This design comes from an exercise in tuning for small area and a short achievable clock period on the open sky130 flow, not from production work.
The RTL was checked by simulation tests, not by an equivalence proof against the original design.
Not every run is shown, and edits may drop behaviour that the tests do not exercise.

==> run_1/pinout.png <==
(1 px per um) Pins as bars across the die edge, other pins in gray.
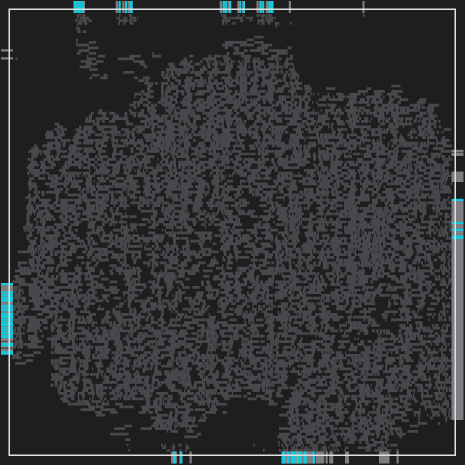
==> run_1/m3.png <==
(1 px per um)
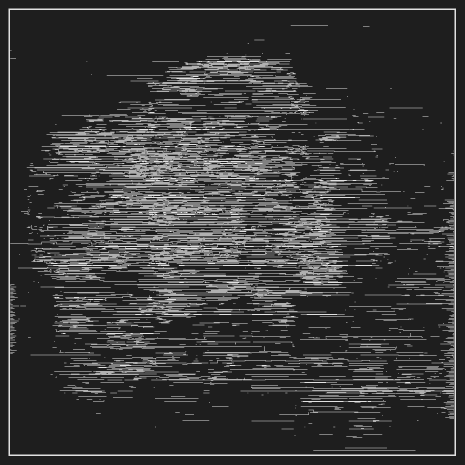
==> run_1/m2.png <==
(1.5 px per um)
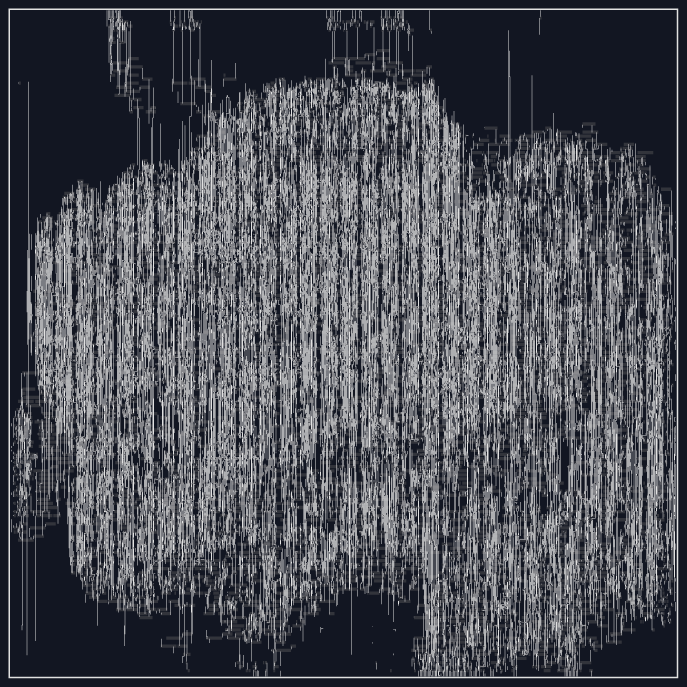
==> run_1/placed.png <==
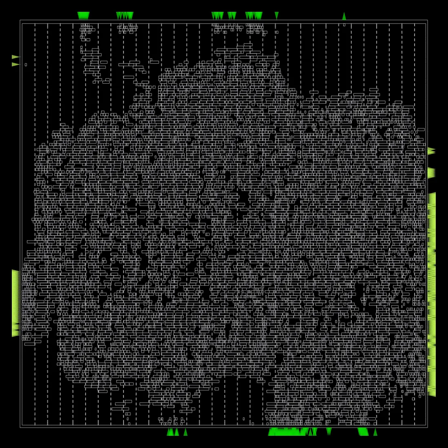
--- flow/design.v: outline only ---
// module mul64: 3488 lines
// module mul_fin: 15 lines
// module mul_add98: 724 lines
// module mul_add33: 157 lines
// module sparc_mul_cntl: 129 lines
// module sparc_mul_dp: 111 lines
// module sparc_mul_top: 91 lines
module sparc_mul_top( 
   mul_exu_ack, mul_spu_ack, mul_spu_shf_ack, mul_data_out, 
   rclk, grst_l, exu_mul_input_vld, exu_mul_rs1_data, exu_mul_rs2_data, 
   spu_mul_req_vld, spu_mul_acc, spu_mul_areg_shf, spu_mul_areg_rst, 
   spu_mul_op1_data, spu_mul_op2_data, spu_mul_mulres_lshft
   );
  // ...
==> flow/flow/run.sh <==
#!/bin/bash
# Layout flow: the standard synthesis, then the full adders' polarities
# are chosen to need fewer inverters (flow/polfix.py, which only removes or
# adds inverters and swaps xor2/xnor2), then the standard layout.
set -euo pipefail
WORK=$(pwd)
RES=$WORK/orfs/results/sky130hd/sparc_mul_top/base
bash standard.sh $RES/1_2_yosys.v > synth.log 2>&1
cp $RES/1_2_yosys.v $WORK/yosys_standard.v
python3 flow/polfix.py $WORK/yosys_standard.v $RES/1_2_yosys.v > polfix.log 2>&1
touch $RES/1_2_yosys.v
bash standard.sh finish BUFFER_PORTS_ARGS="-buffer_cell sky130_fd_sc_hd__buf_2" > layout.log 2>&1
==> flow/flow/polfix.py <==
#!/usr/bin/env python3
"""Choose the polarity of each full-adder cell of a mapped netlist so that
fewer inverters are needed around them, and rewrite the netlist.

A full adder with all three inputs inverted gives both outputs inverted:
fa(~a, ~b, ~c) = (~cout, ~sum).  So each fa cell may be "flipped": it then
takes the inverted version of each of its inputs and its output nets carry
the inverted values.  Every consumer pin is then wired to the root net of
its signal (following inverter chains) or to one shared inverter of it,
whichever polarity it needs.  Registers, ports and all other cells keep
their function; only inverters are removed or added.

usage: polfix.py IN.v OUT.v
"""
import re
import sys
from collections import defaultdict

src = open(sys.argv[1]).read()
m = re.search(r'^module\s+(\S+)\s*\((.*?)\);', src, re.S | re.M)
head_end = m.end()
end_mod = src.rindex('endmodule')

# cell instances: "  TYPE NAME (\n .P(net),\n ... );"
cell_re = re.compile(r'^\s*(sky130_fd_sc_hd__\w+)\s+(\S+)\s*\((.*?)\);\s*$', re.S | re.M)
pin_re = re.compile(r'\.(\w+)\((.*?)\)\s*(?:,|$)', re.S)
OUTS = {'X', 'Y', 'Q', 'Q_N', 'SUM', 'COUT', 'HI', 'LO'}

cells = []
spans = []
for cm in cell_re.finditer(src, head_end, end_mod):
    typ, name, body = cm.group(1), cm.group(2), cm.group(3)
    pins = [(p, n) for p, n in pin_re.findall(body)]
    cells.append([typ, name, pins])
    spans.append((cm.start(), cm.end()))

ports = set()
for pm in re.finditer(r'^\s*(input|output)\s+(\[[^\]]*\]\s*)?(\S+?);', src, re.M):
    rng, nm = pm.group(2), pm.group(3)
    if rng:
        hi, lo = map(int, re.findall(r'-?\d+', rng))
        for b in range(min(hi, lo), max(hi, lo) + 1):
            ports.add(f"{nm}[{b}]")
    ports.add(nm)
    if pm.group(1) == 'output':
        pass
outports = set()
for pm in re.finditer(r'^\s*output\s+(\[[^\]]*\]\s*)?(\S+?);', src, re.M):
    rng, nm = pm.group(1), pm.group(2)
    if rng:
        hi, lo = map(int, re.findall(r'-?\d+', rng))
        for b in range(min(hi, lo), max(hi, lo) + 1):
            outports.add(f"{nm}[{b}]")
    outports.add(nm)


orig_text = {}


def norm(n):
    k = re.sub(r'\s+', '', n)
    if k not in orig_text:
        t = n.strip()
        if t.startswith('\\'):
            t = t + ' '
        orig_text[k] = t
    return k


def is_inv(t):
    return re.match(r'sky130_fd_sc_hd__(inv|clkinv)_\d+$', t) is not None


def is_fa(t):
    return re.match(r'sky130_fd_sc_hd__fa_\d+$', t) is not None


def is_x(t):
    return re.match(r'sky130_fd_sc_hd__x(n?)or2_\d+$', t) is not None


driver = {}
for ci, (typ, name, pins) in enumerate(cells):
    for p, n in pins:
        if p in OUTS:
            driver[norm(n)] = (ci, p)

# inverters whose output is an output port stay as they are
fixed_inv = set()
for ci, (typ, name, pins) in enumerate(cells):
    if is_inv(typ):
        y = norm(dict(pins)['Y'])
        if y in outports:
            fixed_inv.add(ci)


def resolve(net):
    par = 0
    seen = 0
    while True:
        d = driver.get(net)
        if d is None or not is_inv(cells[d[0]][0]):
            return net, par
        net = norm(dict(cells[d[0]][2])['A'])
        par ^= 1
        seen += 1
        if seen > 50:
            raise SystemExit("inverter loop")


# consumers: every input pin of every cell that is not a removable inverter
consumers = []          # (ci, pin, root, parity)
for ci, (typ, name, pins) in enumerate(cells):
    if is_inv(typ) and ci not in fixed_inv:
        continue
    for p, n in pins:
        if p in OUTS:
            continue
        nn = norm(n)
        if not nn or nn.startswith("1'b") or nn.startswith("'"):
            consumers.append((ci, p, None, 0))
            continue
        r, par = resolve(nn)
        consumers.append((ci, p, r, par))

# output ports driven through inverters: the driving (removable) inverter
# chain must still produce the port net; such inverters are fixed above
# only if they drive the port directly, which is the case in mapped netlists.

fa_cells = [ci for ci, c in enumerate(cells) if is_fa(c[0])]
flip = defaultdict(int)
flippable = set()
for ci in fa_cells:
    outs = [norm(n) for p, n in cells[ci][2] if p in OUTS]
    if not any(o in outports for o in outs):
        flippable.add(ci)

x_cells = [ci for ci, c in enumerate(cells) if is_x(c[0])
           and not any(norm(n) in outports for p, n in c[2] if p in OUTS)]
root_driver_fa = {}
for ci in fa_cells + x_cells:
    for p, n in cells[ci][2]:
        if p in OUTS and (ci in flippable or ci in x_cells):
            root_driver_fa[norm(n)] = ci

by_root = defaultdict(list)
for k, (ci, p, r, par) in enumerate(consumers):
    if r is not None:
        by_root[r].append(k)
fa_in_roots = defaultdict(set)
for k, (ci, p, r, par) in enumerate(consumers):
    if r is not None and ci in flippable:
        fa_in_roots[ci].add(r)


def phys(r):
    d = root_driver_fa.get(r)
    return flip[d] if d is not None else 0


def need(k):
    ci, p, r, par = consumers[k]
    return par ^ (flip[ci] if ci in flippable else 0)


def root_cost(r):
    ph = phys(r)
    return 1 if any(need(k) != ph for k in by_root[r]) else 0


def fa_roots(ci):
    rs = set(fa_in_roots[ci]) if ci in flippable else set()
    for p, n in cells[ci][2]:
        if p in OUTS:
            rs.add(norm(n))
    return rs


before = sum(root_cost(r) for r in by_root)
for it in range(20):
    changed = 0
    for ci in fa_cells + x_cells:
        if ci not in flippable and ci not in x_cells:
            continue
        rs = fa_roots(ci)
        c0 = sum(root_cost(r) for r in rs)
        flip[ci] ^= 1
        c1 = sum(root_cost(r) for r in rs)
        if c1 < c0:
            changed += 1
        else:
            flip[ci] ^= 1
    if not changed:
        break
after = sum(root_cost(r) for r in by_root)
old_inv = sum(1 for c in cells if is_inv(c[0]))
sys.stderr.write(f"polfix: {len(fa_cells)} fa cells, {len(x_cells)} xor cells, {sum(flip.values())} flipped; "
                 f"inverters {old_inv} -> {after + len(fixed_inv)} (roots needing one: {before} -> {after})\n")

# rebuild
inv_net = {}
new_decl = []
new_cells = []
cnt = 0
newpins = {}
for k, (ci, p, r, par) in enumerate(consumers):
    if r is None:
        continue
    if need(k) == phys(r):
        net = orig_text[r]
    else:
        if r not in inv_net:
            cnt += 1
            w = f"_polfix_n{cnt}_"
            inv_net[r] = w
            new_decl.append(f"  wire {w};")
            new_cells.append(f"  sky130_fd_sc_hd__inv_1 _polfix_i{cnt}_ (\n    .A({orig_text[r]}),\n    .Y({w})\n  );")
        net = inv_net[r]
    newpins[(ci, p)] = net


def escape_net(n):
    return n


out = [src[:head_end]]
pos = head_end
# declarations go right after the header's port list section: insert before first cell
first_cell = spans[0][0] if spans else end_mod
out.append(src[head_end:first_cell])
out.append("\n".join(new_decl) + "\n")
pos = first_cell
for ci, (s, e) in enumerate(spans):
    out.append(src[pos:s])
    typ, name, pins = cells[ci]
    if ci in x_cells and flip[ci]:
        if 'xnor2' in typ:
            typ = typ.replace('xnor2', 'xor2')
            pins = [('X' if p == 'Y' else p, n) for p, n in pins]
            newpins.update({(ci, 'X'): newpins[(ci, 'Y')]} if (ci, 'Y') in newpins else {})
        else:
            typ = typ.replace('xor2', 'xnor2')
            pins = [('Y' if p == 'X' else p, n) for p, n in pins]
    if is_inv(typ) and ci not in fixed_inv:
        pos = e
        continue
    pl = []
    for p, n in pins:
        if (ci, p) in newpins:
            pl.append(f"    .{p}({newpins[(ci, p)]})")
        else:
            pl.append(f"    .{p}({orig_text[norm(n)] if n.strip() else n})")
    out.append(f"  {typ} {name} (\n" + ",\n".join(pl) + "\n  );")
    pos = e
out.append(src[pos:end_mod])
out.append("\n".join(new_cells) + "\n")
out.append(src[end_mod:])
open(sys.argv[2], 'w').write("".join(out))
==> flow/standard.sh <==
#!/bin/bash
# synth_recipe.tcl (not shown) runs the flow's synth.tcl, then flattens the netlist and writes it again
# the make line also repeats each setting of config.mk as NAME=value (left out here)
make -C /OpenROAD-flow-scripts/flow DESIGN_CONFIG=/design/flow/config.mk WORK_HOME=/design/flow/orfs CLKGATE_MAP_FILE= SYNTH_SCRIPT=/design/flow/synth_recipe.tcl "${@:-finish}"
==> flow/config.mk <==
export PLATFORM = sky130hd
export DESIGN_NAME = sparc_mul_top
export DESIGN_NICKNAME = sparc_mul_top
export VERILOG_FILES = /design/flow/design.v
export SDC_FILE = /design/flow/constraint.sdc
export NUM_CORES = 4
export LEC_CHECK = 0
export CAP_MARGIN = 20
export CORE_MARGIN = 2
export CORE_UTILIZATION = 40
export PLACE_DENSITY = 0.6
export SETUP_SLACK_MARGIN = 3.6
export SLEW_MARGIN = 20
==> flow/constraint.sdc <==
create_clock -name core_clock -period 8.0 [get_ports {rclk}]
set_input_delay 1.6000 -clock core_clock [delete_from_list [all_inputs] [get_ports {rclk}]]
set_output_delay 1.6000 -clock core_clock [all_outputs]
set_load 0.01 [all_outputs]
==> impl_metrics.csv, run 1 <==
group,metric,value,unit
final_layout,syn_to_final_growth,17.0,%
routing,routedWlPerCell,36.7,um
final_layout,drive_gt1_share,18.3,%
final_layout,multi_input_area_share,64.4,%
yosys,syn-num-nets,9244,
global_route,grt_pass1_vias,66345,
sta,fin_tns_setup,0,ps
final_layout,area_dominant_class,"multi-input gates",
sta,finalSetupViolCount,0,
setup_path,critPathKind,"flop to flop",
sta,relSlewSlack,23.9,%
yosys,syn_avg_cell_area,10.4,um^2
run,maxCapViolCount,0,
setup_path,cp_slowest_cell,"dfxtp_4",
place,dp_hpwl,238,mm
sta,setup_slack,3410,ps
routing,met1Wirelength,131,mm
global_route,grt_pass1_wl,505,mm
global_route,overflow,0,
sta,hold_violations,0,
setup_path,worst-path-buf-inv,2,
final_layout,largest_reg_flops,136,
yosys,syn_inst,7454,
final_layout,fin_nets,9367,
place,place_inst,9740,
die,die_area,198000,um^2
final_layout,final_common_cell,"fa_1",
die,ios,331,
die,initial_utilization,40.3,%
min_path,worstHoldPathCells,0,
routing,drtIter0Drc,10050,
sta,min_period,4590,ps
global_route,grt_max_degree,90,
final_layout,seq_cells,669,
clock_tree,cts_sinks,669,
run_status,status,"finished clean",
final_layout,stdcell_area,90900,um^2
final_layout,final_cell_mix,"fa_1, a22oi_1, xnor2_1",
clock_tree,cts.reportedPaths.clkPinSlew,60,ps
final_layout,nMultiInputCombCells,5456,
final_layout,nClkBuffers,117,
routing,route.met2.wl,151,mm
final_layout,n_antenna_cell,9,
sta,drv_slew,0,
routing,antenna_left,0,
clock_tree,cts_resized,386,
routing,via_per_inst,6.43,
die,n_tap_cell,2526,
setup_path,cp.depth,10,
routing,remaining_drc_errors,0,
sta,period_share,57.3,%
clock_tree,postCtsSetupBuffers,185,
final_layout,inv_count,572,
final_layout,buf_share,9.27,%
setup_path,ff2ff_path_depth,10,
clock_tree,cts_hold_buf,0,
setup_path,reg2reg_slack,3410,ps
routing,first_pass_iters,9,
Notes on pinout.png above:
[orange] `spu_mul_mulres_lshft` | pins: 1 | direction: input | edge: south
[cyan] `exu_mul_rs1_data` | pins: 64 | direction: input | edge: 25 west, 20 north, 14 south, 5 east
DIE HEIGHT: 445 um
Die Wd: 445 um
I/O Buffers: 330

Notes on m3.png above:
longest straight run: 175 um
wire length on this layer: 53.5 mm
vias: 65504
GR Util met3: 12.6%

Notes on m2.png above:
wire length on this layer: 151 mm
main direction: vertical
share of all routed wire: 40%
longest straight run: 221 um
met2 Usage GRT: 52.0%
final wirelength: 373 mm

Notes on placed.png above:
Finished Layout Cells: 10185
core area: 193000 um^2
# rows: 161

==> run 2: changes to the inputs <==
--- a/flow/design.v
+++ b/flow/design.v
@@ -4265,86 +4265,132 @@
 wire pp16 = p0[31] & p0[30];
-wire gg17 = gg2 | (pp2 & gg1);
-wire pp17 = pp2 & pp1;
-wire gg18 = gg4 | (pp4 & gg3);
-wire pp18 = pp4 & pp3;
-wire gg19 = gg6 | (pp6 & gg5);
-wire pp19 = pp6 & pp5;
-wire gg20 = gg8 | (pp8 & gg7);
-wire pp20 = pp8 & pp7;
-wire gg21 = gg10 | (pp10 & gg9);
-wire pp21 = pp10 & pp9;
-wire gg22 = gg12 | (pp12 & gg11);
-wire pp22 = pp12 & pp11;
-wire gg23 = gg14 | (pp14 & gg13);
-wire pp23 = pp14 & pp13;
-wire gg24 = gg16 | (pp16 & gg15);
-wire pp24 = pp16 & pp15;
-wire gg25 = gg18 | (pp18 & gg17);
-wire pp25 = pp18 & pp17;
-wire gg26 = gg20 | (pp20 & gg19);
-wire pp26 = pp20 & pp19;
-wire gg27 = gg22 | (pp22 & gg21);
-wire pp27 = pp22 & pp21;
-wire gg28 = gg24 | (pp24 & gg23);
-wire pp28 = pp24 & pp23;
-wire gg29 = gg26 | (pp26 & gg25);
-wire pp29 = pp26 & pp25;
-wire gg30 = gg28 | (pp28 & gg27);
-wire pp30 = pp28 & pp27;
-wire gg31 = gg30 | (pp30 & gg29);
-wire pp31 = pp30 & pp29;
-wire gg32 = gg27 | (pp27 & gg29);
-wire pp32 = pp27 & pp29;
-wire gg33 = gg19 | (pp19 & gg25);
-wire pp33 = pp19 & pp25;
-wire gg34 = gg21 | (pp21 & gg29);
-wire pp34 = pp21 & pp29;
-wire gg35 = gg23 | (pp23 & gg32);
-wire pp35 = pp23 & pp32;
-wire gg36 = gg3 | (pp3 & gg17);
-wire pp36 = pp3 & pp17;
-wire gg37 = gg5 | (pp5 & gg25);
-wire pp37 = pp5 & pp25;
-wire gg38 = gg7 | (pp7 & gg33);
-wire pp38 = pp7 & pp33;
-wire gg39 = gg9 | (pp9 & gg29);
-wire pp39 = pp9 & pp29;
-wire gg40 = gg11 | (pp11 & gg34);
-wire pp40 = pp11 & pp34;
-wire gg41 = gg13 | (pp13 & gg32);
-wire pp41 = pp13 & pp32;
-wire gg42 = gg15 | (pp15 & gg35);
-wire pp42 = pp15 & pp35;
-wire gg43 = g0[2] | (p0[2] & gg1);
-wire pp43 = p0[2] & pp1;
-wire gg44 = g0[4] | (p0[4] & gg17);
-wire pp44 = p0[4] & pp17;
-wire gg45 = g0[6] | (p0[6] & gg36);
-wire pp45 = p0[6] & pp36;
-wire gg46 = g0[8] | (p0[8] & gg25);
-wire pp46 = p0[8] & pp25;
-wire gg47 = g0[10] | (p0[10] & gg37);
-wire pp47 = p0[10] & pp37;
-wire gg48 = g0[12] | (p0[12] & gg33);
-wire pp48 = p0[12] & pp33;
-wire gg49 = g0[14] | (p0[14] & gg38);
-wire pp49 = p0[14] & pp38;
-wire gg50 = g0[16] | (p0[16] & gg29);
-wire pp50 = p0[16] & pp29;
-wire gg51 = g0[18] | (p0[18] & gg39);
-wire pp51 = p0[18] & pp39;
-wire gg52 = g0[20] | (p0[20] & gg34);
-wire pp52 = p0[20] & pp34;
-wire gg53 = g0[22] | (p0[22] & gg40);
-wire pp53 = p0[22] & pp40;
-wire gg54 = g0[24] | (p0[24] & gg32);
-wire pp54 = p0[24] & pp32;
-wire gg55 = g0[26] | (p0[26] & gg41);
-wire pp55 = p0[26] & pp41;
-wire gg56 = g0[28] | (p0[28] & gg35);
-wire pp56 = p0[28] & pp35;
-wire gg57 = g0[30] | (p0[30] & gg42);
-wire pp57 = p0[30] & pp42;
-wire gg58 = g0[32] | (p0[32] & gg31);
-wire pp58 = p0[32] & pp31;
+wire gg17 = g0[2] | (p0[2] & gg1);
+wire pp17 = p0[2] & pp1;
+wire gg18 = gg2 | (pp2 & gg1);
+wire pp18 = pp2 & pp1;
+wire gg19 = g0[6] | (p0[6] & gg3);
+wire pp19 = p0[6] & pp3;
+wire gg20 = gg4 | (pp4 & gg3);
+wire pp20 = pp4 & pp3;
+wire gg21 = g0[10] | (p0[10] & gg5);
+wire pp21 = p0[10] & pp5;
+wire gg22 = gg6 | (pp6 & gg5);
+wire pp22 = pp6 & pp5;
+wire gg23 = g0[14] | (p0[14] & gg7);
+wire pp23 = p0[14] & pp7;
+wire gg24 = gg8 | (pp8 & gg7);
+wire pp24 = pp8 & pp7;
+wire gg25 = g0[18] | (p0[18] & gg9);
+wire pp25 = p0[18] & pp9;
+wire gg26 = gg10 | (pp10 & gg9);
+wire pp26 = pp10 & pp9;
+wire gg27 = g0[22] | (p0[22] & gg11);
+wire pp27 = p0[22] & pp11;
+wire gg28 = gg12 | (pp12 & gg11);
+wire pp28 = pp12 & pp11;
+wire gg29 = g0[26] | (p0[26] & gg13);
+wire pp29 = p0[26] & pp13;
+wire gg30 = gg14 | (pp14 & gg13);
+wire pp30 = pp14 & pp13;
+wire gg31 = g0[30] | (p0[30] & gg15);
+wire pp31 = p0[30] & pp15;
+wire gg32 = gg16 | (pp16 & gg15);
+wire pp32 = pp16 & pp15;
+wire gg33 = g0[4] | (p0[4] & gg18);
+wire pp33 = p0[4] & pp18;
+wire gg34 = gg3 | (pp3 & gg18);
+wire pp34 = pp3 & pp18;
+wire gg35 = gg19 | (pp19 & gg18);
+wire pp35 = pp19 & pp18;
+wire gg36 = gg20 | (pp20 & gg18);
+wire pp36 = pp20 & pp18;
+wire gg37 = g0[12] | (p0[12] & gg22);
+wire pp37 = p0[12] & pp22;
+wire gg38 = gg7 | (pp7 & gg22);
+wire pp38 = pp7 & pp22;
+wire gg39 = gg23 | (pp23 & gg22);
+wire pp39 = pp23 & pp22;
+wire gg40 = gg24 | (pp24 & gg22);
+wire pp40 = pp24 & pp22;
+wire gg41 = g0[20] | (p0[20] & gg26);
+wire pp41 = p0[20] & pp26;
+wire gg42 = gg11 | (pp11 & gg26);
+wire pp42 = pp11 & pp26;
+wire gg43 = gg27 | (pp27 & gg26);
+wire pp43 = pp27 & pp26;
+wire gg44 = gg28 | (pp28 & gg26);
+wire pp44 = pp28 & pp26;
+wire gg45 = g0[28] | (p0[28] & gg30);
+wire pp45 = p0[28] & pp30;
+wire gg46 = gg15 | (pp15 & gg30);
+wire pp46 = pp15 & pp30;
+wire gg47 = gg31 | (pp31 & gg30);
+wire pp47 = pp31 & pp30;
+wire gg48 = gg32 | (pp32 & gg30);
+wire pp48 = pp32 & pp30;
+wire gg49 = g0[8] | (p0[8] & gg36);
+wire pp49 = p0[8] & pp36;
+wire gg50 = gg5 | (pp5 & gg36);
+wire pp50 = pp5 & pp36;
+wire gg51 = gg21 | (pp21 & gg36);
+wire pp51 = pp21 & pp36;
+wire gg52 = gg22 | (pp22 & gg36);
+wire pp52 = pp22 & pp36;
+wire gg53 = gg37 | (pp37 & gg36);
+wire pp53 = pp37 & pp36;
+wire gg54 = gg38 | (pp38 & gg36);
+wire pp54 = pp38 & pp36;
+wire gg55 = gg39 | (pp39 & gg36);
+wire pp55 = pp39 & pp36;
+wire gg56 = gg40 | (pp40 & gg36);
+wire pp56 = pp40 & pp36;
+wire gg57 = g0[24] | (p0[24] & gg44);
+wire pp57 = p0[24] & pp44;
+wire gg58 = gg13 | (pp13 & gg44);
+wire pp58 = pp13 & pp44;
+wire gg59 = gg29 | (pp29 & gg44);
+wire pp59 = pp29 & pp44;
+wire gg60 = gg30 | (pp30 & gg44);
+wire pp60 = pp30 & pp44;
+wire gg61 = gg45 | (pp45 & gg44);
+wire pp61 = pp45 & pp44;
+wire gg62 = gg46 | (pp46 & gg44);
+wire pp62 = pp46 & pp44;
+wire gg63 = gg47 | (pp47 & gg44);
+wire pp63 = pp47 & pp44;
+wire gg64 = gg48 | (pp48 & gg44);
+wire pp64 = pp48 & pp44;
+wire gg65 = g0[16] | (p0[16] & gg56);
+wire pp65 = p0[16] & pp56;
+wire gg66 = gg9 | (pp9 & gg56);
+wire pp66 = pp9 & pp56;
+wire gg67 = gg25 | (pp25 & gg56);
+wire pp67 = pp25 & pp56;
+wire gg68 = gg26 | (pp26 & gg56);
+wire pp68 = pp26 & pp56;
+wire gg69 = gg41 | (pp41 & gg56);
+wire pp69 = pp41 & pp56;
+wire gg70 = gg42 | (pp42 & gg56);
+wire pp70 = pp42 & pp56;
+wire gg71 = gg43 | (pp43 & gg56);
+wire pp71 = pp43 & pp56;
+wire gg72 = gg44 | (pp44 & gg56);
+wire pp72 = pp44 & pp56;
+wire gg73 = gg57 | (pp57 & gg56);
+wire pp73 = pp57 & pp56;
+wire gg74 = gg58 | (pp58 & gg56);
+wire pp74 = pp58 & pp56;
+wire gg75 = gg59 | (pp59 & gg56);
+wire pp75 = pp59 & pp56;
+wire gg76 = gg60 | (pp60 & gg56);
+wire pp76 = pp60 & pp56;
+wire gg77 = gg61 | (pp61 & gg56);
+wire pp77 = pp61 & pp56;
+wire gg78 = gg62 | (pp62 & gg56);
+wire pp78 = pp62 & pp56;
+wire gg79 = gg63 | (pp63 & gg56);
+wire pp79 = pp63 & pp56;
+wire gg80 = gg64 | (pp64 & gg56);
+wire pp80 = pp64 & pp56;
+wire gg81 = g0[32] | (p0[32] & gg80);
+wire pp81 = p0[32] & pp80;
 assign s[0] = p0[0];
@@ -4352,33 +4398,33 @@
 assign s[2] = p0[2] ^ gg1;
-assign s[3] = p0[3] ^ gg43;
-assign s[4] = p0[4] ^ gg17;
-assign s[5] = p0[5] ^ gg44;
-assign s[6] = p0[6] ^ gg36;
-assign s[7] = p0[7] ^ gg45;
-assign s[8] = p0[8] ^ gg25;
-assign s[9] = p0[9] ^ gg46;
-assign s[10] = p0[10] ^ gg37;
-assign s[11] = p0[11] ^ gg47;
-assign s[12] = p0[12] ^ gg33;
-assign s[13] = p0[13] ^ gg48;
-assign s[14] = p0[14] ^ gg38;
-assign s[15] = p0[15] ^ gg49;
-assign s[16] = p0[16] ^ gg29;
-assign s[17] = p0[17] ^ gg50;
-assign s[18] = p0[18] ^ gg39;
-assign s[19] = p0[19] ^ gg51;
-assign s[20] = p0[20] ^ gg34;
-assign s[21] = p0[21] ^ gg52;
-assign s[22] = p0[22] ^ gg40;
-assign s[23] = p0[23] ^ gg53;
-assign s[24] = p0[24] ^ gg32;
-assign s[25] = p0[25] ^ gg54;
-assign s[26] = p0[26] ^ gg41;
-assign s[27] = p0[27] ^ gg55;
-assign s[28] = p0[28] ^ gg35;
-assign s[29] = p0[29] ^ gg56;
-assign s[30] = p0[30] ^ gg42;
-assign s[31] = p0[31] ^ gg57;
-assign s[32] = p0[32] ^ gg31;
-assign co = gg58;
+assign s[3] = p0[3] ^ gg17;
+assign s[4] = p0[4] ^ gg18;
+assign s[5] = p0[5] ^ gg33;
+assign s[6] = p0[6] ^ gg34;
+assign s[7] = p0[7] ^ gg35;
+assign s[8] = p0[8] ^ gg36;
+assign s[9] = p0[9] ^ gg49;
+assign s[10] = p0[10] ^ gg50;
+assign s[11] = p0[11] ^ gg51;
+assign s[12] = p0[12] ^ gg52;
+assign s[13] = p0[13] ^ gg53;
+assign s[14] = p0[14] ^ gg54;
+assign s[15] = p0[15] ^ gg55;
+assign s[16] = p0[16] ^ gg56;
+assign s[17] = p0[17] ^ gg65;
+assign s[18] = p0[18] ^ gg66;
+assign s[19] = p0[19] ^ gg67;
+assign s[20] = p0[20] ^ gg68;
+assign s[21] = p0[21] ^ gg69;
+assign s[22] = p0[22] ^ gg70;
+assign s[23] = p0[23] ^ gg71;
+assign s[24] = p0[24] ^ gg72;
+assign s[25] = p0[25] ^ gg73;
+assign s[26] = p0[26] ^ gg74;
+assign s[27] = p0[27] ^ gg75;
+assign s[28] = p0[28] ^ gg76;
+assign s[29] = p0[29] ^ gg77;
+assign s[30] = p0[30] ^ gg78;
+assign s[31] = p0[31] ^ gg79;
+assign s[32] = p0[32] ^ gg80;
+assign co = gg81;
 endmodule
--- a/flow/config.mk
+++ b/flow/config.mk
@@ -9,5 +9,5 @@
 export CORE_MARGIN = 2
-export CORE_UTILIZATION = 40
-export PLACE_DENSITY = 0.6
-export SETUP_SLACK_MARGIN = 3.6
+export CORE_UTILIZATION = 55
+export PLACE_DENSITY = 0.7
+export SETUP_SLACK_MARGIN = 3.3
 export SLEW_MARGIN = 20
==> run_2/sizing.png <==
(1.5 px per um)
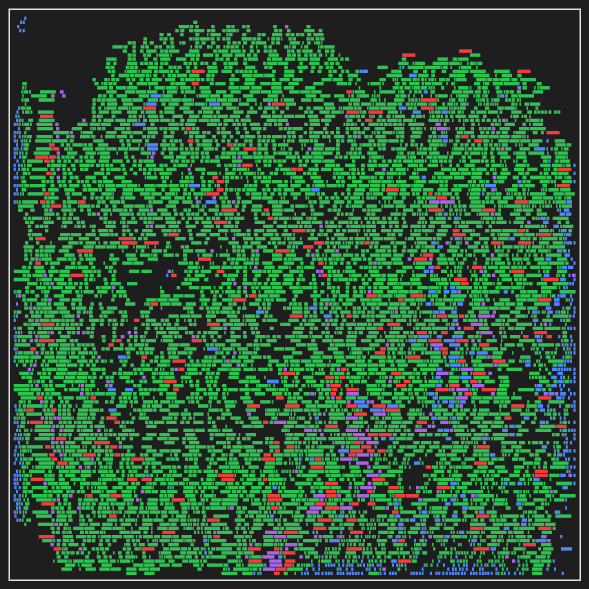
[blue] x2 | cells: 533 | share: 7.1% | most used: buf_2
[green] x1 and smaller | cells: 6508 | share: 87% | most used: fa_1
[purple] x3 and x4 | cells: 232 | share: 3.1% | most used: buf_4
[red] x6 and larger | cells: 248 | share: 3.3% | most used: clkbuf_16
Area growth, synth to finish: 10.1%
cell area after layout: 85400 um^2
setup ws final: 3240 ps

==> run_2/pinout.png <==
(1 px per um) Pins as bars across the die edge, other pins in gray.
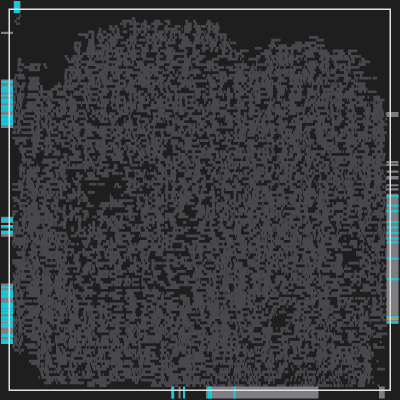
[orange] `spu_mul_mulres_lshft` | pins: 1 | direction: input | edge: east
[cyan] `exu_mul_rs1_data` | pins: 64 | direction: input | edge: 43 west, 12 east, 5 south, 4 north
all pins by edge: 130 south, 105 east, 90 west, 6 north
DIE HEIGHT: 380 um
Die Wd: 380 um

==> impl_metrics.csv, run 2 <==
group,metric,value,unit
global_route,grt_max_degree,108,
global_route,grt_pass1_vias,66528,
routing,met1Wirelength,114,mm
clock_tree,cts_sinks,669,
die,n_tap_cell,1876,
final_layout,multi_input_area_share,67.1,%
sta,hold_violations,0,
routing,first_pass_iters,12,
setup_path,worst-path-buf-inv,2,
place,place_inst,9132,
sta,min_period,4760,ps
final_layout,nClkBuffers,105,
run,maxCapViolCount,0,
final_layout,largest_reg_flops,136,
final_layout,final_common_cell,"fa_1",
die,die_area,144000,um^2
die,ios,331,
clock_tree,postCtsSetupBuffers,68,
routing,drtIter0Drc,9985,
routing,route.met2.wl,140,mm
global_route,grt_use_met3,18.6,%
final_layout,area_dominant_class,"multi-input gates",
clock_tree,cts_hold_buf,0,
final_layout,final_cells,9409,
global_route,met2_usage,66.0,%
setup_path,cp.depth,9,
clock_tree,cts.reportedPaths.clkPinSlew,60,ps
setup_path,critPathKind,"flop to flop",
final_layout,final_cell_mix,"fa_1, a22oi_1, xnor2_1",
final_layout,drive_gt1_share,13.5,%
yosys,syn_avg_cell_area,10.4,um^2
sta,drv_slew,0,
die,rows,137,
final_layout,fin_nets,9233,
sta,period_share,59.5,%
final_layout,inv_count,579,
min_path,worstHoldPathCells,0,
place,io_buffers,330,
final_layout,nMultiInputCombCells,5483,
run_status,status,"finished clean",
sta,finalSetupViolCount,0,
setup_path,cp_slowest_cell,"fa_1",
final_layout,n_antenna_cell,12,
setup_path,reg2reg_slack,3240,ps
global_route,grt_pass1_wl,475,mm
==> run_2/m3.png <==
(1 px per um)
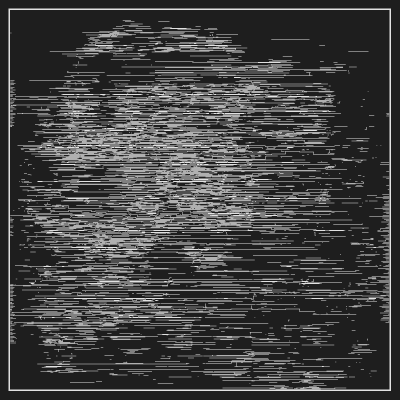
share of all routed wire: 15%
wire length on this layer: 51.8 mm
vias: 65112
final wirelength: 339 mm

==> run_2/placed.png <==
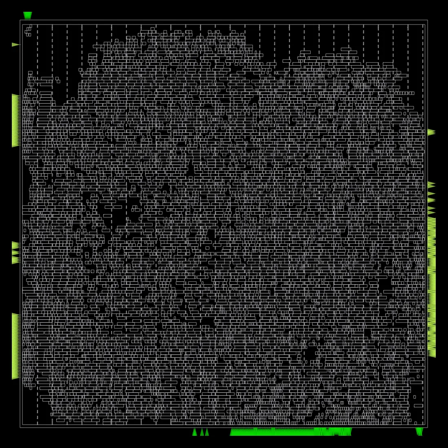

==> run 3: changes to the inputs <==
--- a/flow/config.mk
+++ b/flow/config.mk
@@ -9,4 +9,4 @@
 export CORE_MARGIN = 2
-export CORE_UTILIZATION = 55
-export PLACE_DENSITY = 0.7
+export CORE_UTILIZATION = 60
+export PLACE_DENSITY = 0.75
 export SETUP_SLACK_MARGIN = 3.3
==> run_3/placed.png <==
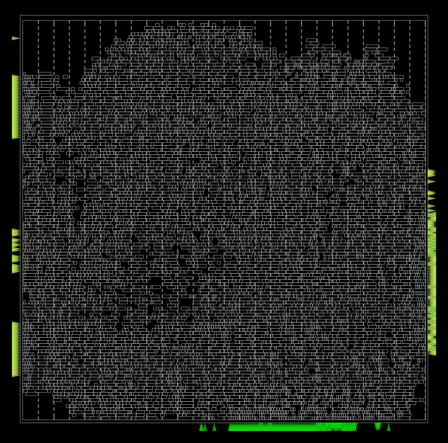
Finished Layout Cells: 9270
core area: 128000 um^2
# fillers: 9777

==> run_3/sizing.png <==
(1.5 px per um)
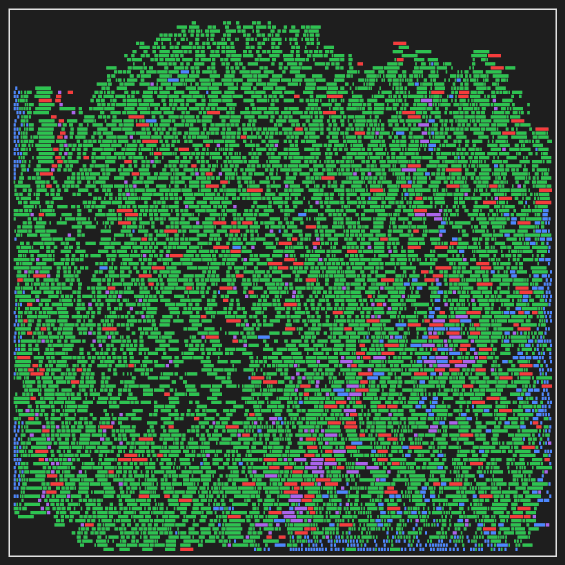
Area growth, synth to finish: 10.3%
setup ws final: 3140 ps
Buffers excl. clock: 649
cell area after layout: 85600 um^2

==> impl_metrics.csv, run 3 <==
group,metric,value,unit
run_status,status,"finished clean",
sta,period_share,60.8,%
final_layout,area_dominant_class,"multi-input gates",
routing,via_per_inst,7.15,
place,place_inst,8976,
final_layout,multi_input_area_share,67.1,%
global_route,grt_use_met3,23.7,%
routing,routedWlPerCell,36.2,um
final_layout,final_common_cell,"fa_1",
clock_tree,cts_sinks,669,
die,fp.dieH,364,um
sta,drv_slew,0,
yosys,syn-num-nets,9267,
clock_tree,postCtsSetupBuffers,71,
die,initial_utilization,60.6,%
sta,relSlewSlack,25.4,%
final_layout,final_cell_mix,"fa_1, a22oi_1, xnor2_1",
place,dp_hpwl,218,mm
die,die_w,364,um
setup_path,cp_slowest_cell,"fa_1",
routing,remaining_drc_errors,0,
sta,max_slew.worst_pin.slew,1120,ps
sta,min_period,4860,ps
die,ios,331,
clock_tree,cts_resized,158,
final_layout,largest_reg_flops,136,
clock_tree,cts.reportedPaths.clkPinSlew,70,ps
global_route,grt_pass1_wl,471,mm
final_layout,fin_nets,9241,
routing,met1Wirelength,106,mm
global_route,overflow,0,
die,n_tap_cell,1729,
run,maxCapViolCount,0,
setup_path,critPathKind,"flop to flop",
routing,drtIter0Drc,11794,
setup_path,reg2reg_slack,3140,ps
global_route,grt_pass1_vias,67844,
final_layout,nMultiInputCombCells,5483,
min_path,worstHoldPathCells,0,
sta,finalSetupViolCount,0,
die,rows,131,
yosys,syn_inst,7488,
sta,finClkSkew,59.0,ps
place,io_buffers,330,
routing,antenna_left,0,
routing,route.met2.wl,133,mm
final_layout,buf_share,6.28,%
setup_path,worst-path-buf-inv,3,
routing,first_pass_iters,14,
clock_tree,cts_tree,"built",
final_layout,seq_cells,669,
clock_tree,cts_hold_buf,0,
sta,fin_tns_setup,0,ps
global_route,grt_max_degree,115,
yosys,syn_avg_cell_area,10.4,um^2
setup_path,ff2ff_path_depth,10,
die,die_area,132000,um^2
final_layout,drive_gt1_share,13.5,%
final_layout,nClkBuffers,108,
setup_path,cp.depth,10,
routing,highest_layer,"met5",
sta,hold_violations,0,
place,place_congestion,1.03,
final_layout,n_antenna_cell,12,
final_layout,inv_count,579,
==> run_3/m2.png <==
(2 px per um)
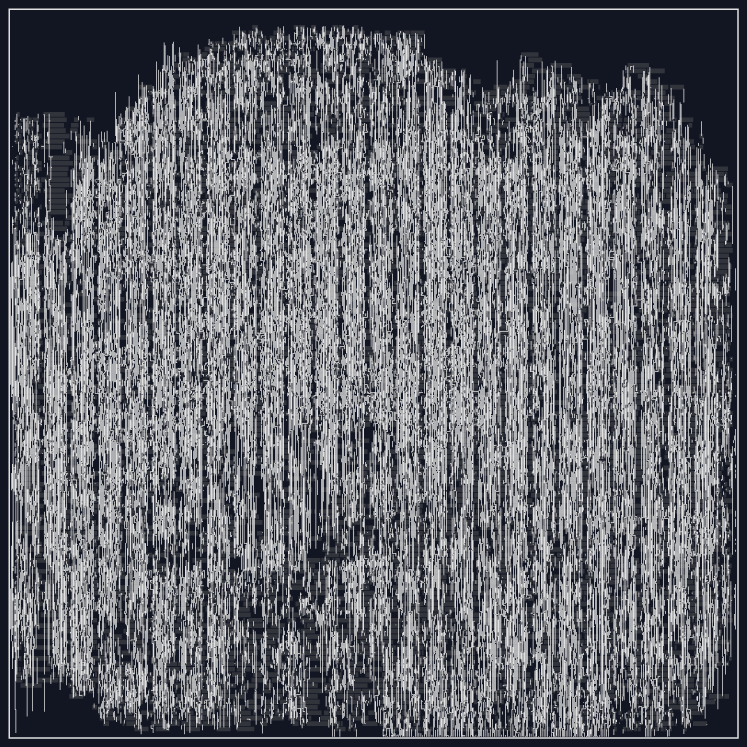
vias: 66247
final wirelength: 335 mm
met2 Usage GRT: 69.6%

==> run_3/m3.png <==
(1 px per um)
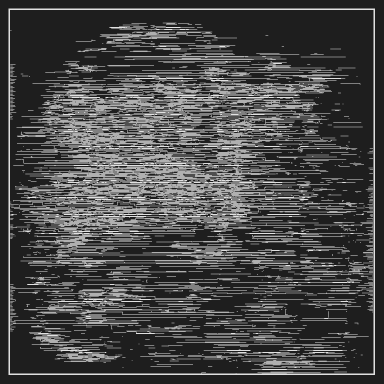

==> run 4: changes to the inputs <==
--- a/flow/design.v
+++ b/flow/design.v
@@ -4610,3 +4610,4 @@
 reg  [1:0]	lo_c;		 
-reg  [129:0]	res;		 
+reg  [63:0]	res;		 
+reg		res_c;		 
 reg  [6:0]	top;		 
@@ -4648,3 +4649,4 @@
 wire [31:0]	a2 = ({32{a2_res}} & res[31:0]) | ({32{a2_acc}} & acc_reg[31:0]);
-wire [96:0]	a3 = ({97{a3_res}} & res[128:32]) | ({97{a3_acc}} & acc_reg[128:32]);
+wire [96:0]	a3 = {{65{a3_res | a3_acc}} & acc_reg[128:64],
+		      ({32{a3_res}} & res[63:32]) | ({32{a3_acc}} & acc_reg[63:32])};
 wire [31:0]	l_x = sc_s[31:0] ^ sc_c[31:0] ^ a2;
@@ -4659,11 +4661,21 @@
   {lo_c, lo} <= l_sum;
-  if (c3_act) res <= {h_sum, lo};
-  top <= acc_reg[135:129] + {6'b0, res[129]};
+  if (c3_act) res <= {h_sum[31:0], lo};
+  res_c <= h_sum[97];
+  top <= acc_reg[135:129] + {6'b0, res_c};
   acc_reg_shf2 <= acc_reg_shf;
 end
-wire [135:0]	mout = {top, res[128:0]};
-wire [135:0]	acc_reg_in = acc_reg_shf ? {64'b0, acc_reg[135:64]} : mout;
-always @(posedge rclk)
-  if (acc_reg_rst) acc_reg <= 136'b0;
-  else if (acc_reg_enb) acc_reg <= acc_reg_in;
+wire [135:0]	acc_reg_in = acc_reg_shf ? {64'b0, acc_reg[135:64]} : {top, acc_reg[128:64], res};
+always @(posedge rclk) begin
+  if (acc_reg_rst) begin
+    acc_reg[135:129] <= 7'b0;
+    acc_reg[63:0] <= 64'b0;
+  end else if (acc_reg_enb) begin
+    acc_reg[135:129] <= acc_reg_in[135:129];
+    acc_reg[63:0] <= acc_reg_in[63:0];
+  end
+  if (acc_actc3) acc_reg[128:64] <= h_sum[96:32];
+  else if (acc_actc4) acc_reg[128:64] <= acc_reg[128:64];
+  else if (acc_reg_rst) acc_reg[128:64] <= 65'b0;
+  else if (acc_reg_shf) acc_reg[128:64] <= acc_reg_in[128:64];
+end
 assign mul_data_out = acc_reg_shf2 ? acc_reg[63:0] : res[63:0];
--- a/flow/config.mk
+++ b/flow/config.mk
@@ -9,4 +9,4 @@
 export CORE_MARGIN = 2
-export CORE_UTILIZATION = 60
-export PLACE_DENSITY = 0.75
+export CORE_UTILIZATION = 55
+export PLACE_DENSITY = 0.7
 export SETUP_SLACK_MARGIN = 3.3
==> run_4/m3.png <==
(1 px per um)
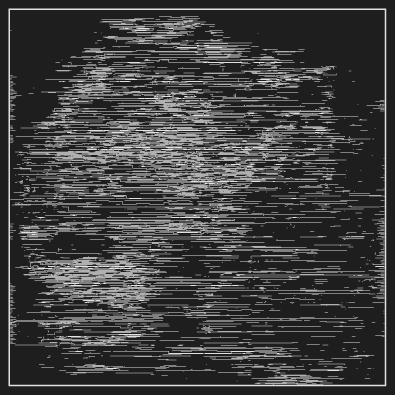
final wirelength: 328 mm
GR Util met3: 18.2%
vias: 63843

==> run_4/placed.png <==
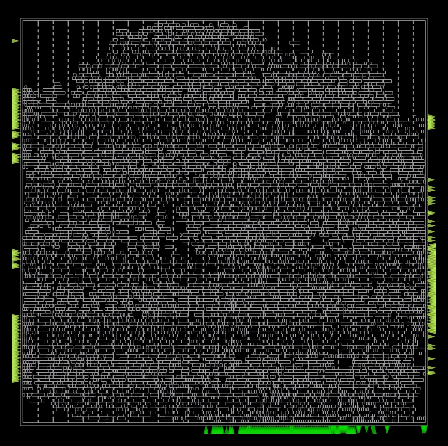
post-layout util: 60.8%
Finished Layout Cells: 9216
# fillers: 11286
core area: 137000 um^2

==> impl_metrics.csv, run 4 <==
group,metric,value,unit
run_status,status,"finished clean",
yosys,syn_avg_cell_area,10.3,um^2
routing,routedWlPerCell,35.6,um
sta,setup_slack,3190,ps
routing,met1Wirelength,110,mm
final_layout,n_all_buffers,637,
sta,period_share,60.2,%
place,place_inst,8940,
final_layout,fin_nets,9124,
final_layout,nMultiInputCombCells,5461,
clock_tree,cts_hold_buf,0,
die,ios,331,
final_layout,final_cell_mix,"fa_1, a22oi_1, xnor2_1",
global_route,grt_max_degree,110,
final_layout,nClkBuffers,99,
routing,drtIter0Drc,10243,
routing,highest_layer,"met5",
setup_path,critPathKind,"flop to flop",
final_layout,stdcell_area,83300,um^2
place,io_buffers,330,
final_layout,inv_count,565,
setup_path,ff2ff_path_depth,9,
global_route,overflow,0,
clock_tree,cts.reportedPaths.clkPinSlew,60,ps
global_route,grt_pass1_vias,64966,
global_route,grt_pass1_wl,463,mm
sta,finClkSkew,68.4,ps
final_layout,multi_input_area_share,68.2,%
sta,hold_violations,0,
sta,max_slew.worst_pin.slew,1090,ps
final_layout,seq_cells,604,
clock_tree,cts_sinks,604,
die,n_tap_cell,1794,
final_layout,syn_to_final_growth,10.1,%
die,initial_utilization,55.2,%
==> run_4/pinout.png <==
(1 px per um) Pins as bars across the die edge, other pins in gray.
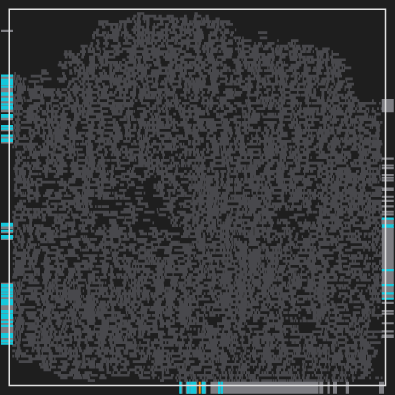
[cyan] `exu_mul_rs1_data` | pins: 64 | direction: input | edge: 47 west, 10 south, 7 east
[orange] `spu_mul_mulres_lshft` | pins: 1 | direction: input | edge: south
Die Wd: 375 um
DIE HEIGHT: 375 um

==> run_4/m2.png <==
(2 px per um)
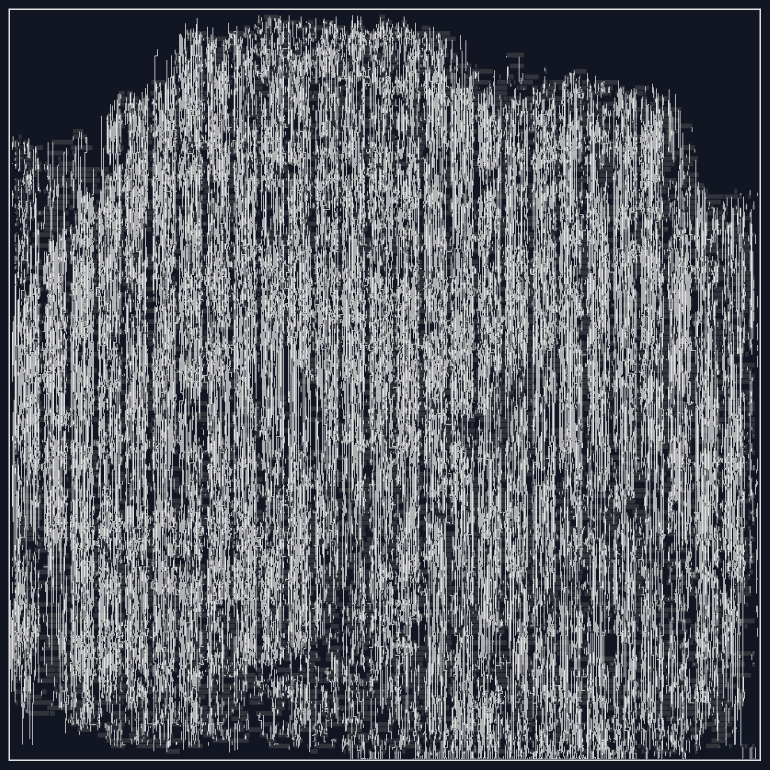

==> run 5: changes to the inputs <==
--- a/flow/config.mk
+++ b/flow/config.mk
@@ -9,4 +9,4 @@
 export CORE_MARGIN = 2
-export CORE_UTILIZATION = 55
-export PLACE_DENSITY = 0.7
+export CORE_UTILIZATION = 60
+export PLACE_DENSITY = 0.75
 export SETUP_SLACK_MARGIN = 3.3
==> run_5/m2.png <==
(2 px per um)
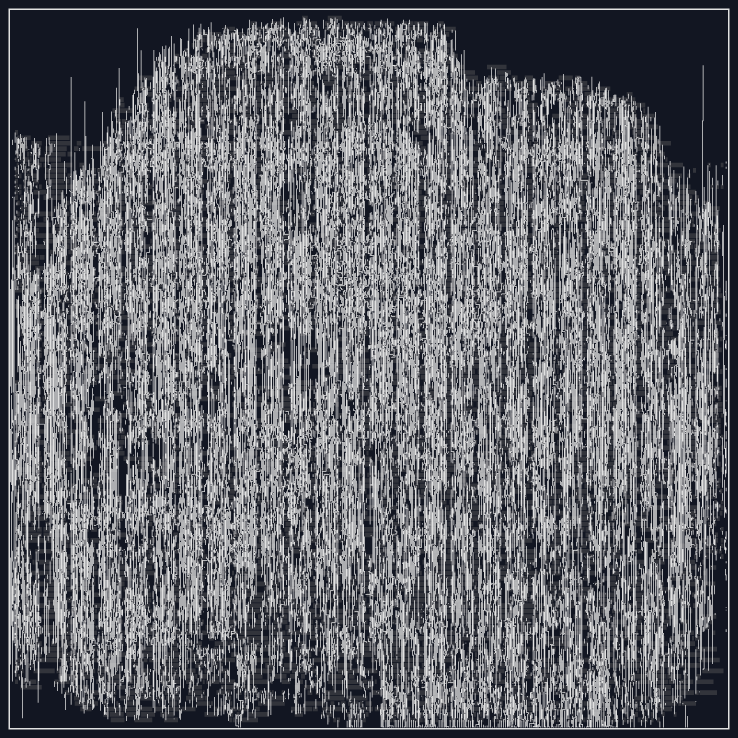
wire length on this layer: 130 mm
longest straight run: 199 um
nets with wire on the layer: 7849
met2 Usage GRT: 68.9%
vias: 65528
final wirelength: 327 mm

==> run_5/m3.png <==
(1 px per um)
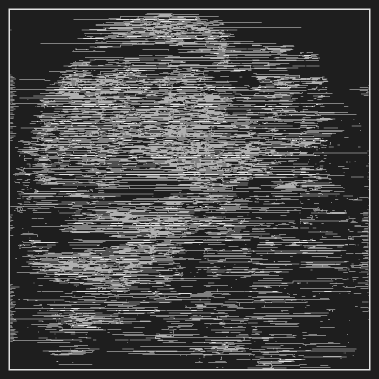
wire length on this layer: 55.4 mm
share of all routed wire: 17%
main direction: horizontal
longest straight run: 243 um
nets with wire on the layer: 1291
GR Util met3: 23.2%

==> run_5/pinout.png <==
(1.5 px per um) Pins as bars across the die edge, other pins in gray.
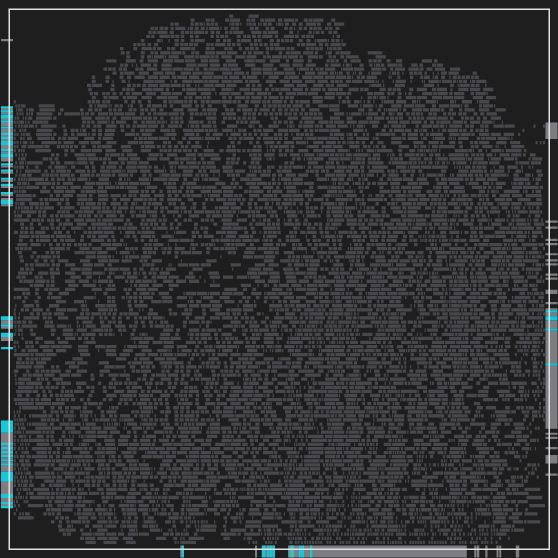
[cyan] `exu_mul_rs1_data` | pins: 64 | direction: input | edge: 47 west, 12 south, 5 east
[orange] `spu_mul_mulres_lshft` | pins: 1 | direction: input | edge: south
DIE HEIGHT: 359 um
Die Wd: 359 um

==> impl_metrics.csv, run 5 <==
group,metric,value,unit
run_status,status,"finished clean",
final_layout,nMultiInputCombCells,5460,
sta,period_share,58.8,%
final_layout,n_all_buffers,618,
clock_tree,cts_tree,"built",
final_layout,final_cells,9055,
clock_tree,cts_hold_buf,0,
yosys,syn-num-nets,9150,
sta,hold_violations,0,
routing,antenna_left,0,
routing,remaining_drc_errors,0,
setup_path,reg2reg_slack,3300,ps
setup_path,ff2ff_path_depth,10,
die,rows,130,
global_route,overflow,0,
global_route,grt_max_degree,205,
yosys,syn_inst,7371,
place,place_inst,8794,
sta,finalSetupViolCount,0,
sta,relSlewSlack,18.7,%
final_layout,final_common_cell,"fa_1",
final_layout,area_dominant_class,"multi-input gates",
sta,min_period,4700,ps
die,die_area,129000,um^2
yosys,syn_avg_cell_area,10.3,um^2
final_layout,final_cell_mix,"fa_1, a22oi_1, xnor2_1",
final_layout,fill_cells,9708,
setup_path,critPathKind,"flop to flop",
setup_path,cp_slowest_cell,"dfxtp_4",
final_layout,stdcell_area,82700,um^2
sta,setup_slack,3300,ps
setup_path,worst-path-buf-inv,2,
final_layout,final_util,66.0,%
final_layout,drive_gt1_share,13.2,%

## afterwards: timing with drivers on the ports
The flow's constraints put no driver on any port. The routed layouts listed below were extracted and timed again, unchanged, in two steps. Step 1 sets driving cells, clkbuf_16 on the clock port and buf_2 on the other inputs (assumed; they add their load-dependent delay and slew). Step 2 times the ports against the registers' clock, not the clock port: input delays grow and output delays shrink by t, the midpoint of the rising clock arrivals with the driver on. a / b / c = no drivers / after step 1 / after step 2; a / b = the first two.
| run | shift t [ns] | setup slack, ns | worst setup path after step 2 | latest minus earliest clock arrival (ns) | worst slew at a driven data input, ns |
|---|---|---|---|---|---|
| run 1 | 0.861 | 3.414 / 3.414 / 3.208 | input to register | 0.049 / 0.049 | 0.08 |
| run 2 | 0.796 | 3.237 / 3.237 / 3.191 | input to register | 0.041 / 0.041 | 0.13 |
| run 3 | 0.811 | 3.136 / 3.136 / 3.136 | register to register | 0.059 / 0.060 | 0.10 |
| run 4 | 0.805 | 3.186 / 3.186 / 3.186 | register to register | 0.068 / 0.069 | 0.13 |
| run 5 | 0.807 | 3.299 / 3.299 / 3.299 | register to register | 0.052 / 0.052 | 0.12 |
After both steps every run listed still meets setup and hold. The setup slack of run 1, which loses most, moves by 0.000 ns with the drivers and by -0.206 ns with both steps.
